From an optimization exercise on the open Yosys and OpenROAD flow, aimed at small area and a short achievable clock period; shortcuts taken in it are not production practice. Where RTL was checked, it was by simulation tests only, not by an equivalence proof against the original. The series may have gaps, and a smaller design here may also do less where the tests do not look. For run 2, only the layout was checked, not whether the RTL still works.

**Run 1: cell placement**

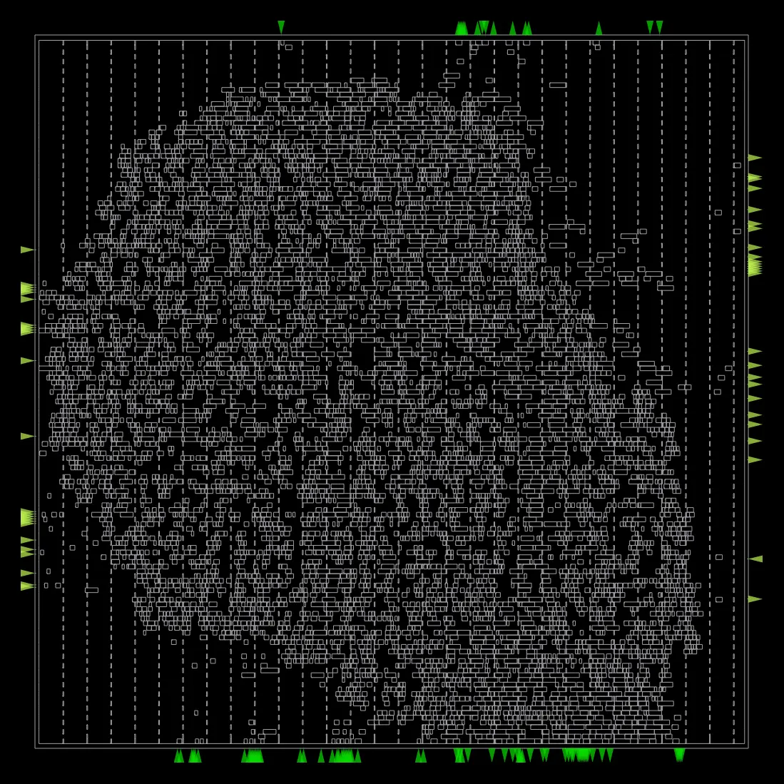
**Run 1: metal layers overlaid**

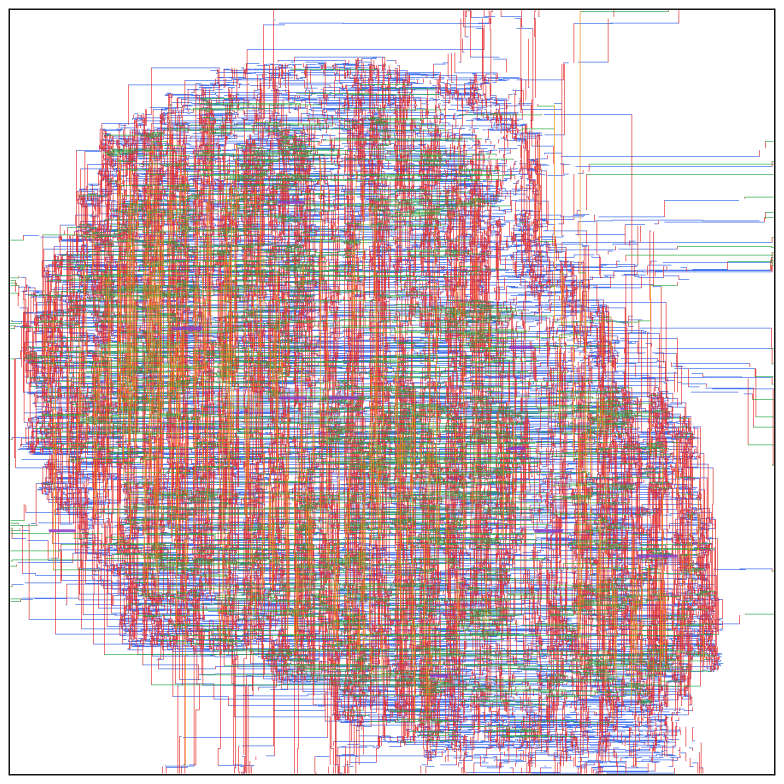
**Run 1: logic cells by family**

Bar = 100 um.
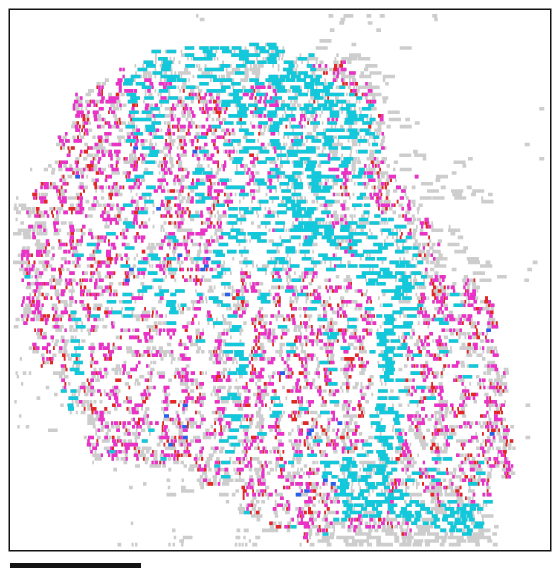
[flow/config.mk]
export PLATFORM = sky130hd
export DESIGN_NAME = mas_mul_radix_top
export DESIGN_NICKNAME = mas_mul_radix_top
export VERILOG_FILES = /design/flow/design.v
export SDC_FILE = /design/flow/constraint.sdc
export NUM_CORES = 4
export LEC_CHECK = 0
export CAP_MARGIN = 20
export CORE_MARGIN = 2
export CORE_UTILIZATION = 30
export SLEW_MARGIN = 20
[flow/constraint.sdc]
create_clock -name core_clock -period 13.5 [get_ports {clk}]
set_input_delay 2.7000 -clock core_clock [delete_from_list [all_inputs] [get_ports {clk}]]
set_output_delay 2.7000 -clock core_clock [all_outputs]
set_load 0.01 [all_outputs]
[flow/design.v]
module mas_radix_encoder (
  input        [31:0] in1,
  input        [2:0]  in2,
  output logic        flag,
  output logic [32:0] res
);
always@(*) begin
  case(in2)
    3'b000 : begin 
      res  <= 0;
      flag <= 0;
    end
    3'b001 : begin 
      res  <= in1;
      flag <= 0;
    end
    3'b010 : begin 
      res  <= in1;
      flag <= 0;
    end
    3'b011 : begin 
      res  <= in1+in1;
      flag <= 0;
    end
    3'b100 : begin 
      res  <= in1+in1;
      flag <= 1;
    end
    3'b101 : begin 
      res  <= in1;
      flag <= 1;
    end
    3'b110 : begin 
      res  <= in1;
      flag <= 1;
    end
    3'b111 : begin 
      res  <= 0;
      flag <= 0;
    end
    default: begin 
      res  <= 0;
      flag <= 0;
    end
  endcase
end
endmodule 
module mas_radix_adder (
  input  [63:0] in1,
  input  [63:0] in2,
  input  [63:0] in3,
  input  [63:0] in4,
  input         flag1,
  input         flag2,
  input         flag3,
  input         flag4,
  output [63:0] res
);
assign res = (flag1 ? -in1 : in1) +
             (flag2 ? -in2 : in2) +
             (flag3 ? -in3 : in3) +
             (flag4 ? -in4 : in4); 
endmodule
module mas_mul_radix_top (
  input               clk,
  input               rstn,
  input        [31:0] in1,
  input        [31:0] in2,
  output logic [63:0] res
);
logic [31:0] in1_r;
logic [31:0] in2_r;
wire         flag0;
wire         flag1;
wire         flag2;
wire         flag3;
wire         flag4;
wire         flag5;
wire         flag6;
wire         flag7;
wire         flag8;
wire         flag9;
wire         flag10;
wire         flag11;
wire         flag12;
wire         flag13;
wire         flag14;
wire         flag15;
wire         flag16;
wire  [32:0] res0;
wire  [32:0] res1;
wire  [32:0] res2;
wire  [32:0] res3;
wire  [32:0] res4;
wire  [32:0] res5;
wire  [32:0] res6;
wire  [32:0] res7;
wire  [32:0] res8;
wire  [32:0] res9;
wire  [32:0] res10;
wire  [32:0] res11;
wire  [32:0] res12;
wire  [32:0] res13;
wire  [32:0] res14;
wire  [32:0] res15;
wire  [32:0] res16;
wire  [63:0] res_w;
wire  [63:0] tmp0;
wire  [63:0] tmp1;
wire  [63:0] tmp2;
wire  [63:0] tmp3;
wire  [63:0] tmp4;
mas_radix_encoder enc0  (in1, {in2[1:0],1'b0}, flag0 , res0 );
mas_radix_encoder enc1  (in1, in2[3:1]       , flag1 , res1 );
mas_radix_encoder enc2  (in1, in2[5:3]       , flag2 , res2 );
mas_radix_encoder enc3  (in1, in2[7:5]       , flag3 , res3 );
mas_radix_encoder enc4  (in1, in2[9:7]       , flag4 , res4 );
mas_radix_encoder enc5  (in1, in2[11:9]      , flag5 , res5 );
mas_radix_encoder enc6  (in1, in2[13:11]     , flag6 , res6 );
mas_radix_encoder enc7  (in1, in2[15:13]     , flag7 , res7 );
mas_radix_encoder enc8  (in1, in2[17:15]     , flag8 , res8 );
mas_radix_encoder enc9  (in1, in2[19:17]     , flag9 , res9 );
mas_radix_encoder enc10 (in1, in2[21:19]     , flag10, res10);
mas_radix_encoder enc11 (in1, in2[23:21]     , flag11, res11);
mas_radix_encoder enc12 (in1, in2[25:23]     , flag12, res12);
mas_radix_encoder enc13 (in1, in2[27:25]     , flag13, res13);
mas_radix_encoder enc14 (in1, in2[29:27]     , flag14, res14);
mas_radix_encoder enc15 (in1, in2[31:29]     , flag15, res15);
mas_radix_encoder enc16 (in1, {2'b0,in2[31]} , flag16, res16);
mas_radix_adder 
add0
(
.in1    ({31'b0,res0}),
.in2    ({29'b0,res1,2'b0}),
.in3    ({27'b0,res2,4'b0}),
.in4    ({25'b0,res3,6'b0}),
.flag1  (flag0),
.flag2  (flag1),
.flag3  (flag2),
.flag4  (flag3),
.res    (tmp0)
);
mas_radix_adder 
add1
(
.in1    (tmp0),
.in2    ({23'b0,res4,8'b0}),
.in3    ({21'b0,res5,10'b0}),
.in4    ({19'b0,res6,12'b0}),
.flag1  (1'b0),
.flag2  (flag4),
.flag3  (flag5),
.flag4  (flag6),
.res    (tmp1)
);
mas_radix_adder 
add2
(
.in1    (tmp1),
.in2    ({17'b0,res7,14'b0}),
.in3    ({15'b0,res8,16'b0}),
.in4    ({13'b0,res9,18'b0}),
.flag1  (1'b0),
.flag2  (flag7),
.flag3  (flag8),
.flag4  (flag9),
.res    (tmp2)
);
mas_radix_adder 
add3
(
.in1    (tmp2),
.in2    ({11'b0,res10,20'b0}),
.in3    ({9'b0,res11,22'b0}),
.in4    ({7'b0,res12,24'b0}),
.flag1  (1'b0),
.flag2  (flag10),
.flag3  (flag11),
.flag4  (flag12),
.res    (tmp3)
);
mas_radix_adder 
add4
(
.in1    (tmp3),
.in2    ({5'b0,res13,26'b0}),
.in3    ({3'b0,res14,28'b0}),
.in4    ({1'b0,res15,30'b0}),
.flag1  (1'b0),
.flag2  (flag13),
.flag3  (flag14),
.flag4  (flag15),
.res    (tmp4)
);
assign res_w = (flag16 ? {-res16,31'b0} : {res16,32'b0}) + tmp4;
always_ff@(posedge clk, negedge rstn)
begin
  if(!rstn)
  begin
    in1_r <= '0;
    in2_r <= '0;
    res   <= '0;
  end
  else 
  begin
    in1_r <= in1;
    in2_r <= in2;
    res   <= res_w;
  end
end
endmodule
[flow/run.sh]
#!/bin/bash
# synth_recipe.tcl (not shown) runs the flow's synth.tcl, then flattens the netlist and writes it again
# the make line also repeats each setting of config.mk as NAME=value (left out here)
make -C /OpenROAD-flow-scripts/flow DESIGN_CONFIG=/design/flow/config.mk WORK_HOME=/design/flow/orfs CLKGATE_MAP_FILE= SYNTH_SCRIPT=/design/flow/synth_recipe.tcl finish
==> impl_results.md, run 1 <==
* DIE AREA at around 170000 um^2
* # setup viols final at 0
* Worst-margin pin slew at roughly 1100 ps
* Met2 routed WL at approximately 110000 um
* Crit path max-delay cell type: fa_1
* DP Worst Slack at -63.2 ps
* CP max stage delay at roughly 680 ps
* GRT Util Overall at 0.314
* CP endpoint: res[62]$_DFF_PN0_
* Biggest register: res
* Crit path depth at 38
* Root Buffer: clkbuf_16
* Met2 global-route usage at 0.461
* Initial cell density of the core at 0.302
* Post-CTS setup buffers at 0
* Share of layout cells above drive strength 1 at 0.0888
* Number of synthesized flops with an enable pin at 0
* Worst path top cell family by delay: adder cells
* I/O pin count at 130
* Fin Setup TNS at 0 ps
* Critical Path RT at ~14000 ps
* Regs by FF count: res (64)
* Pins Over Slew Limit at 0
* Max-area cell class: multi-input combinational cells
* Clk cell area share at 0.00516
* HP Class: in -> async
* DR vias at between 50000 and 60000
* Final Util at 0.331
* Min Clock Period, post-route at between 10000 and 15000 ps
* Total routed wirelength at about 270000 um
* Final HPWL DP at 218000 um
* Tapcell Cnt at 2189
* Max Cap Violations at 0
* Commonest cells after routing, fill and taps aside: inv_1, nand2_1, fa_1, o21ai_0, xnor2_1
* Post-Synth Adder-Cell Area at 0.306
* Top_reg_cell synth: dfrtp_1
* Clock tree buffer depth at 2
* Ys async rst share at 1.00
* Inverters, non-clock at 827
* Metal3 WL at roughly 37000 um
* CP max FO at 5
* Routed length on met1 at ~110000 um
* CTS buffer count at 9
* Fin. Hold Viols at 0
* Grt total ovfl at 0
* Gpl congestion at about 1.0
* Crit start category: primary input
* Routing usage on met3 at 0.0919
* Antenna violations before repair at 24
* Port Buffers at 129
* WS Path Type: in -> reg
* Vias per cell at 6.20
* Crit path top cell by count: fa_1
* Vias in the first global route at 51350
* Clock slew at reported path FFs at about 70 ps
* First-pass GRT wire length at about 390000 um
* CTS tree: built
* Initial drt markers at 9878
* FP Rows at roughly 150
* Nets at about 7400
* # fillers at 17700
* FF+latch count at 64
* Gates resized, CTS repair at 0
* NonClk Buf Share at 0.0741
* Avg Cell Area, Syn at around 7.4 um^2
* Inst Count DP at between 8000 and 9000
* CLK BUF at 12
* Outcome: no timing/DRC/antenna violations
* Most used routing layer: met2
* Final setup margin at between 400 and 500 ps
-- 'cell placement' (at the start) --
non-filler cells, final: 8767
Seq area share: 0.0294

-- 'metal layers overlaid' (at the start) --
orange -> metal 4  # wire length 14200 um
blue -> metal 1  # wire length 108 mm
green -> metal 3  # wire length 37.2 mm
purple -> metal 5  # wire length 129 um
red -> metal 2  # wire length 113 mm

-- 'logic cells by family' (at the start) --
blue -> mux cells  # cells 26, most used mux2i_1
magenta -> aoi and oai cells  # cells 1741, most used o21ai_0, where all over the die
red -> nand cells  # cells 858, most used nand2_1
cyan -> fa/ha/maj cells  # cells 818, most used fa_1
commonest non-fill, non-tap cell in the layout: inv_1
multi-input combinational area share: 0.784

[run 1: synthesized netlist by cell type (36+ instances only)]
cell | n | area share
nand2_1 | 667 | 0.050
fa_1 | 666 | 0.27
a21boi_0 | 52 | 0.0079
a31oi_1 | 76 | 0.0096
o21a_1 | 41 | 0.0062
or2_2 | 42 | 0.0053
a221oi_1 | 63 | 0.011
o21ai_0 | 500 | 0.050
o22ai_1 | 41 | 0.0052
nand4_1 | 36 | 0.0045
a21o_1 | 69 | 0.010
nor3_1 | 67 | 0.0067
a221o_1 | 49 | 0.0099
and2_1 | 41 | 0.0052
buf_2 | 43 | 0.0043
a21oi_1 | 343 | 0.035
clkbuf_1 | 467 | 0.035
nor2_1 | 433 | 0.033
buf_1 | 121 | 0.0091
a222oi_1 | 144 | 0.029
dfrtp_1 | 64 | 0.032
or3_1 | 48 | 0.0060
a22oi_1 | 221 | 0.033
o211ai_1 | 41 | 0.0062
inv_1 | 811 | 0.061
o31ai_1 | 77 | 0.012
o221ai_1 | 45 | 0.0079
ha_1 | 152 | 0.038
nand3_1 | 86 | 0.0087
xnor2_1 | 451 | 0.079
nor2b_1 | 49 | 0.0062
xor2_1 | 177 | 0.031
**Run 1: clock distribution**

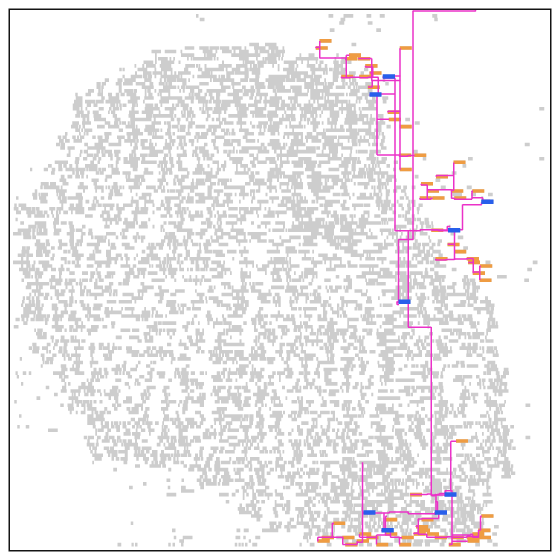

## Run 2: large edit since run 1, in outline
flow/design.v: 211 -> 2395 lines; modules unchanged: 0
  mas_radix_encoder: edited, 47 -> 30 lines
  mas_radix_negn: new, 3 lines
  mas_radix_two: new, 3 lines
  mas_radix_neg: new, 3 lines
  mas_radix_xnor: new, 3 lines
  mas_radix_sel: new, 3 lines
  mas_radix_adder: edited, 16 -> 10 lines
  mas_radix_pfx_a: new, 3 lines
  mas_radix_pfx_ap: new, 4 lines
  mas_radix_pfx_o: new, 3 lines
  mas_radix_pfx_op: new, 4 lines
  mas_radix_inv: new, 3 lines
  mas_radix_ha: new, 9 lines
  mas_mul_radix_top: edited, 148 -> 2314 lines
==> module mas_radix_encoder as of run 2 <==
module mas_radix_encoder (
  input  [31:0] in1,
  input  [2:0]  in2,
  output        flag,
  output        flag_n,
  output [32:0] res
);
wire one_n_a, two_n_a, neg_a, one_n_b, two_n_b, neg_b;
mas_radix_xnor a1 (.a(in2[0]), .b(in2[1]), .y(one_n_a));
mas_radix_two  a2 (.b2(in2[2]), .b1(in2[1]), .one_n(one_n_a), .y(two_n_a));
mas_radix_neg  a3 (.b(in2), .y(neg_a));
mas_radix_xnor b1 (.a(in2[0]), .b(in2[1]), .y(one_n_b));
mas_radix_two  b2 (.b2(in2[2]), .b1(in2[1]), .one_n(one_n_b), .y(two_n_b));
mas_radix_neg  b3 (.b(in2), .y(neg_b));
mas_radix_negn c3 (.b(in2), .y(flag_n));
assign flag = neg_a;
wire [33:0] un;
assign un[0]  = flag_n;
assign un[33] = flag_n;
genvar j;
generate
  for (j = 0; j < 32; j = j + 1) begin : g_x
    mas_radix_xnor x (.a(in1[j]), .b(j < 16 ? neg_a : neg_b), .y(un[j+1]));
  end
  for (j = 0; j < 33; j = j + 1) begin : g_s
    mas_radix_sel s (.one_n(j < 16 ? one_n_a : one_n_b), .u1_n(un[j+1]),
                     .two_n(j < 16 ? two_n_a : two_n_b), .u2_n(un[j]), .y(res[j]));
  end
endgenerate
endmodule
==> module mas_radix_inv as of run 2 <==
module mas_radix_inv (input a, output y);
assign y = ~a;
endmodule
==> module mas_radix_adder as of run 2 <==
module mas_radix_adder (
  input  a,
  input  b,
  input  ci,
  output s,
  output co
);
assign s  = a ^ b ^ ci;
assign co = (a & b) | (a & ci) | (b & ci);
endmodule
==> module mas_radix_pfx_op as of run 2 <==
module mas_radix_pfx_op (input gh, ph, gl, pl, output g, p);
assign g = ~(gh & (ph | gl));
assign p = ~(ph | pl);
endmodule
==> module mas_radix_sel as of run 2 <==
module mas_radix_sel (input one_n, u1_n, two_n, u2_n, output y);
assign y = ~((one_n | u1_n) & (two_n | u2_n));
endmodule
==> module mas_radix_pfx_ap as of run 2 <==
module mas_radix_pfx_ap (input gh, ph, gl, pl, output g, p);
assign g = ~(gh | (ph & gl));
assign p = ~(ph & pl);
endmodule
==> module mas_radix_xnor as of run 2 <==
module mas_radix_xnor (input a, b, output y);
assign y = ~(a ^ b);
endmodule
==> module mas_radix_pfx_o as of run 2 <==
module mas_radix_pfx_o (input gh, ph, gl, output g);
assign g = ~(gh & (ph | gl));
endmodule
==> module mas_radix_ha as of run 2 <==
module mas_radix_ha (
  input  a,
  input  b,
  output s,
  output co
);
assign s  = a ^ b;
assign co = a & b;
endmodule
==> module mas_radix_negn as of run 2 <==
module mas_radix_negn (input [2:0] b, output y);
assign y = ~b[2] | (b[1] & b[0]);
endmodule
==> module mas_radix_pfx_a as of run 2 <==
module mas_radix_pfx_a (input gh, ph, gl, output g);
assign g = ~(gh | (ph & gl));
endmodule
==> module mas_radix_neg as of run 2 <==
module mas_radix_neg (input [2:0] b, output y);
assign y = b[2] & ~(b[1] & b[0]);
endmodule
==> module mas_radix_two as of run 2 <==
module mas_radix_two (input b2, b1, one_n, output y);
assign y = ~(one_n & (b2 ^ b1));
endmodule
==> flow/flow/run.sh (new file) <==
#!/bin/bash
# Own layout flow: the standard synthesis and layout, with the port
# buffers made from plain buffers (buffer_ports -buffer_cell) instead of the
# cell buffer_ports picks by itself.  Each tool's output goes to a log here.
set -euo pipefail
bash standard.sh synth > synth.log 2>&1
bash standard.sh "BUFFER_PORTS_ARGS=-buffer_cell sky130_fd_sc_hd__buf_2" finish > layout.log 2>&1
==> flow/standard.sh (new file) <==
#!/bin/bash
# synth_recipe.tcl (not shown) runs the flow's synth.tcl, then flattens the netlist and writes it again
# the make line also repeats each setting of config.mk as NAME=value (left out here)
make -C /OpenROAD-flow-scripts/flow DESIGN_CONFIG=/design/flow/config.mk WORK_HOME=/design/flow/orfs CLKGATE_MAP_FILE= SYNTH_SCRIPT=/design/flow/synth_recipe.tcl "${@:-finish}"
--- a/flow/config.mk
+++ b/flow/config.mk
@@ -6,6 +6,9 @@
 export NUM_CORES = 4
 export LEC_CHECK = 0
-export CAP_MARGIN = 20
+export CAP_MARGIN = 50
 export CORE_MARGIN = 2
-export CORE_UTILIZATION = 30
-export SLEW_MARGIN = 20
+export CORE_UTILIZATION = 60
+export SETUP_SLACK_MARGIN = 4.5
+export SLEW_MARGIN = 75
+export SYNTH_HIERARCHICAL = 1
+export SYNTH_MINIMUM_KEEP_SIZE = 0
removed: flow/run.sh
**Run 2: clock distribution**

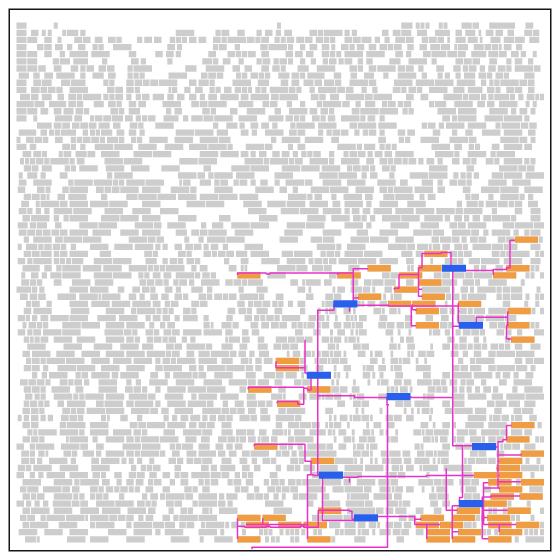
orange -> flip-flops  # count 64
blue -> clock drivers  # count 9
magenta -> clock wires  # length 1140 um
routed clock nets = 10

==> impl_results.md, run 2 <==
* Initial cell density of the core at 0.611
* Inst Count DP at between 3000 and 4000
* CTS tree: built
* Share of the synthesized area in the top cell type at 0.393
* Crit path top cell by count: fa_1
* Final HPWL DP at around 74000 um
* CP max stage delay at approximately 550 ps
* Pins Over Slew Limit at 0
* FP Rows at 73
* Commonest non-fill, non-tap cell in the layout: xnor2_1
* Largest cells by area after synthesis: fa_1, xnor2_1, o22ai_1
* Final period util at 0.655
* Sequential cell area at ~1600 um^2
* Root Buffer: clkbuf_16
* Worst path top cell family by delay: adder cells
* CP max FO at 10
* Critical Path RT at between 10000 and 15000 ps
* Fin. Hold Viols at 0
* Clk cell area share at 0.0127
* FF+latch count at between 60 and 70
* CP endpoint: res[59]$_DFF_PN0_
* Port Buffers at around 130
* Commonest cells after routing, fill and taps aside: xnor2_1, o22ai_1, fa_1, a21oi_2, buf_2
* HP Class: in -> async
* Post-Synth Adder-Cell Area at 0.449
* Ys async rst share at 1.00
* Clock slew at reported path FFs at approximately 60 ps
* Min Clock Period, post-route at just under 9000 ps
* First-pass GRT wire length at between 100000 and 150000 um
* Antenna violations before repair at 5
* Largest area contributor in the netlist: fa_1
* Grt total ovfl at 0
* Share of layout cells above drive strength 1 at 0.215
* Clock tree buffer depth at 2
* Non-filler cells, final at roughly 3000
* DP Worst Slack at 4340 ps
* Biggest register: res
* Synth cell count leaders: xnor2_1, o22ai_1, fa_1
* Crit path depth at 21
* Max Cap Violations at 0
* I/O pin count at 130
* Fin Setup TNS at 0 ps
* Gpl congestion at roughly 1.0
* Number of synthesized flops with an enable pin at 0
* Total core area at approximately 40000 um^2
* Regs by FF count: res (64)
* Top_reg_cell synth: dfrtp_1
* Seq area share at 0.0581
* NonClk Buf Share at 0.0521
* CLK BUF at 9
* Tapcell Cnt at 525
* Multi-input combinational area share at 0.851
* Initial drt markers at between 2000 and 3000
* Avg Cell Area, Syn at between 10 and 15 um^2
* Vias per cell at about 7
* Crit path max-delay cell type: fa_1
* RSZ-0062 raised after global routing: no
* Total routed wirelength at 91300 um
* ANT nets after route at 0
* Max-area cell class: multi-input combinational cells
* Outcome: no timing/DRC/antenna violations
* Final Util at 0.689
* # fillers at roughly 3100
* # setup viols final at 0
* Nets at 3154
* Synth Area in XOR/XNOR at 0.229
* WS Path Type: in -> reg
* Cell Area, Synth at between 20000 and 25000 um^2
* Final setup margin at 4660 ps
* WP buf/inv at 3
* Number of non-clock buffers at ~210
* Crit start category: primary input
* CTS buffer count at 9
* DIE AREA at ~42000 um^2
* Vias in the first global route at 22346
* Count leader, synth: xnor2_1
* Inverters, non-clock at 16
**Run 2: metal layers overlaid**

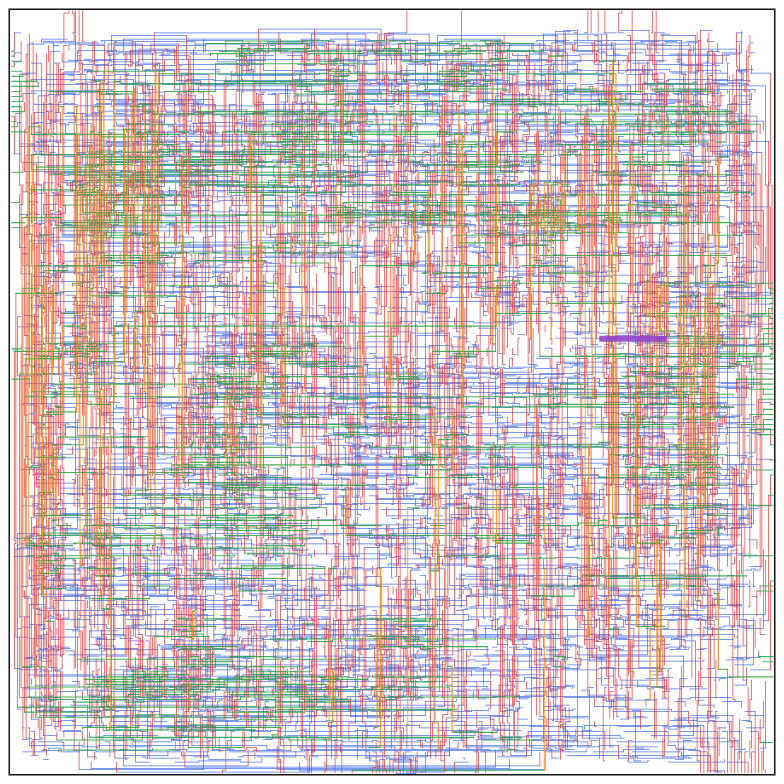
purple -> metal 5  # wire length 16.6 um
green -> metal 3  # wire length 10500 um
blue -> metal 1  # wire length 33.9 mm
orange -> metal 4  # wire length 6520 um
red -> metal 2  # wire length 40.4 mm
GRT Util Overall: 0.441
DR vias: 21158

-- run 2: per-layer routing --
metal	track usage	vias to the layer above	routed length, um
met5	0	-	16
met4	0.261	2	6520
met3	0.106	372	10500
met2	0.674	1467	40400
met1	0.574	10583	33900
li1	-	8734	-
-- run 2: Yosys stat by module, one instance, submodules excluded, excerpt --
module / cells / area, um^2 / times used
mas_radix_two: 2 / 12.5 / 32
mas_radix_pfx_a: 1 / 8.76 / 42
mas_radix_inv: 1 / 3.75 / 16
mas_radix_neg: 1 / 11.3 / 32
mas_radix_pfx_o: 1 / 5.00 / 20
mas_radix_pfx_ap: 2 / 12.5 / 72
mas_radix_sel: 1 / 6.26 / 528
mas_radix_xnor: 1 / 8.76 / 544
mas_radix_pfx_op: 2 / 12.5 / 52
mas_radix_adder: 1 / 20.0 / 480
mas_radix_ha: 1 / 12.5 / 109
mas_mul_radix_top: 164 / 2420 / 1
-- run 2: repair_timing --
action | in CTS | in global routing
setup buffers | 0 | 0
endpoints found under the setup margin | 0 | 2
resized for setup | 0 | 1

-- separate check: timing with driven ports --
The flow's constraints put no driver on any port. The routed layouts listed below were extracted and timed again, unchanged, in two steps. Step 1 sets driving cells, clkbuf_16 on the clock port and buf_2 on the other inputs (assumed; they add their load-dependent delay and slew). Step 2 adds t to the input delays and takes it off the output delays; t is the mean of the earliest and latest rising clock arrival at the registers after step 1. Input paths then give back, and output paths get back, about the clock's delay inside the block. Three values: ideal ports, drivers, drivers and shift; two values: the first two.
run | t (ns) | setup WS [ns] | latest minus earliest clock arrival (ns) | worst data-port slew with drivers (ns) | pins driven straight from the clock port
run 1 | 0.459 | 0.496 / 0.507 / 0.048 | 0.014 / 0.013 | 0.14 | 1
run 2 | 0.396 | 4.662 / 4.678 / 4.282 | 0.010 / 0.010 | 0.19 | 1
After both steps setup and hold are still met in every run listed. For run 1, which loses most, drivers alone change the setup slack by +0.011 ns; drivers and shift together by -0.448 ns.
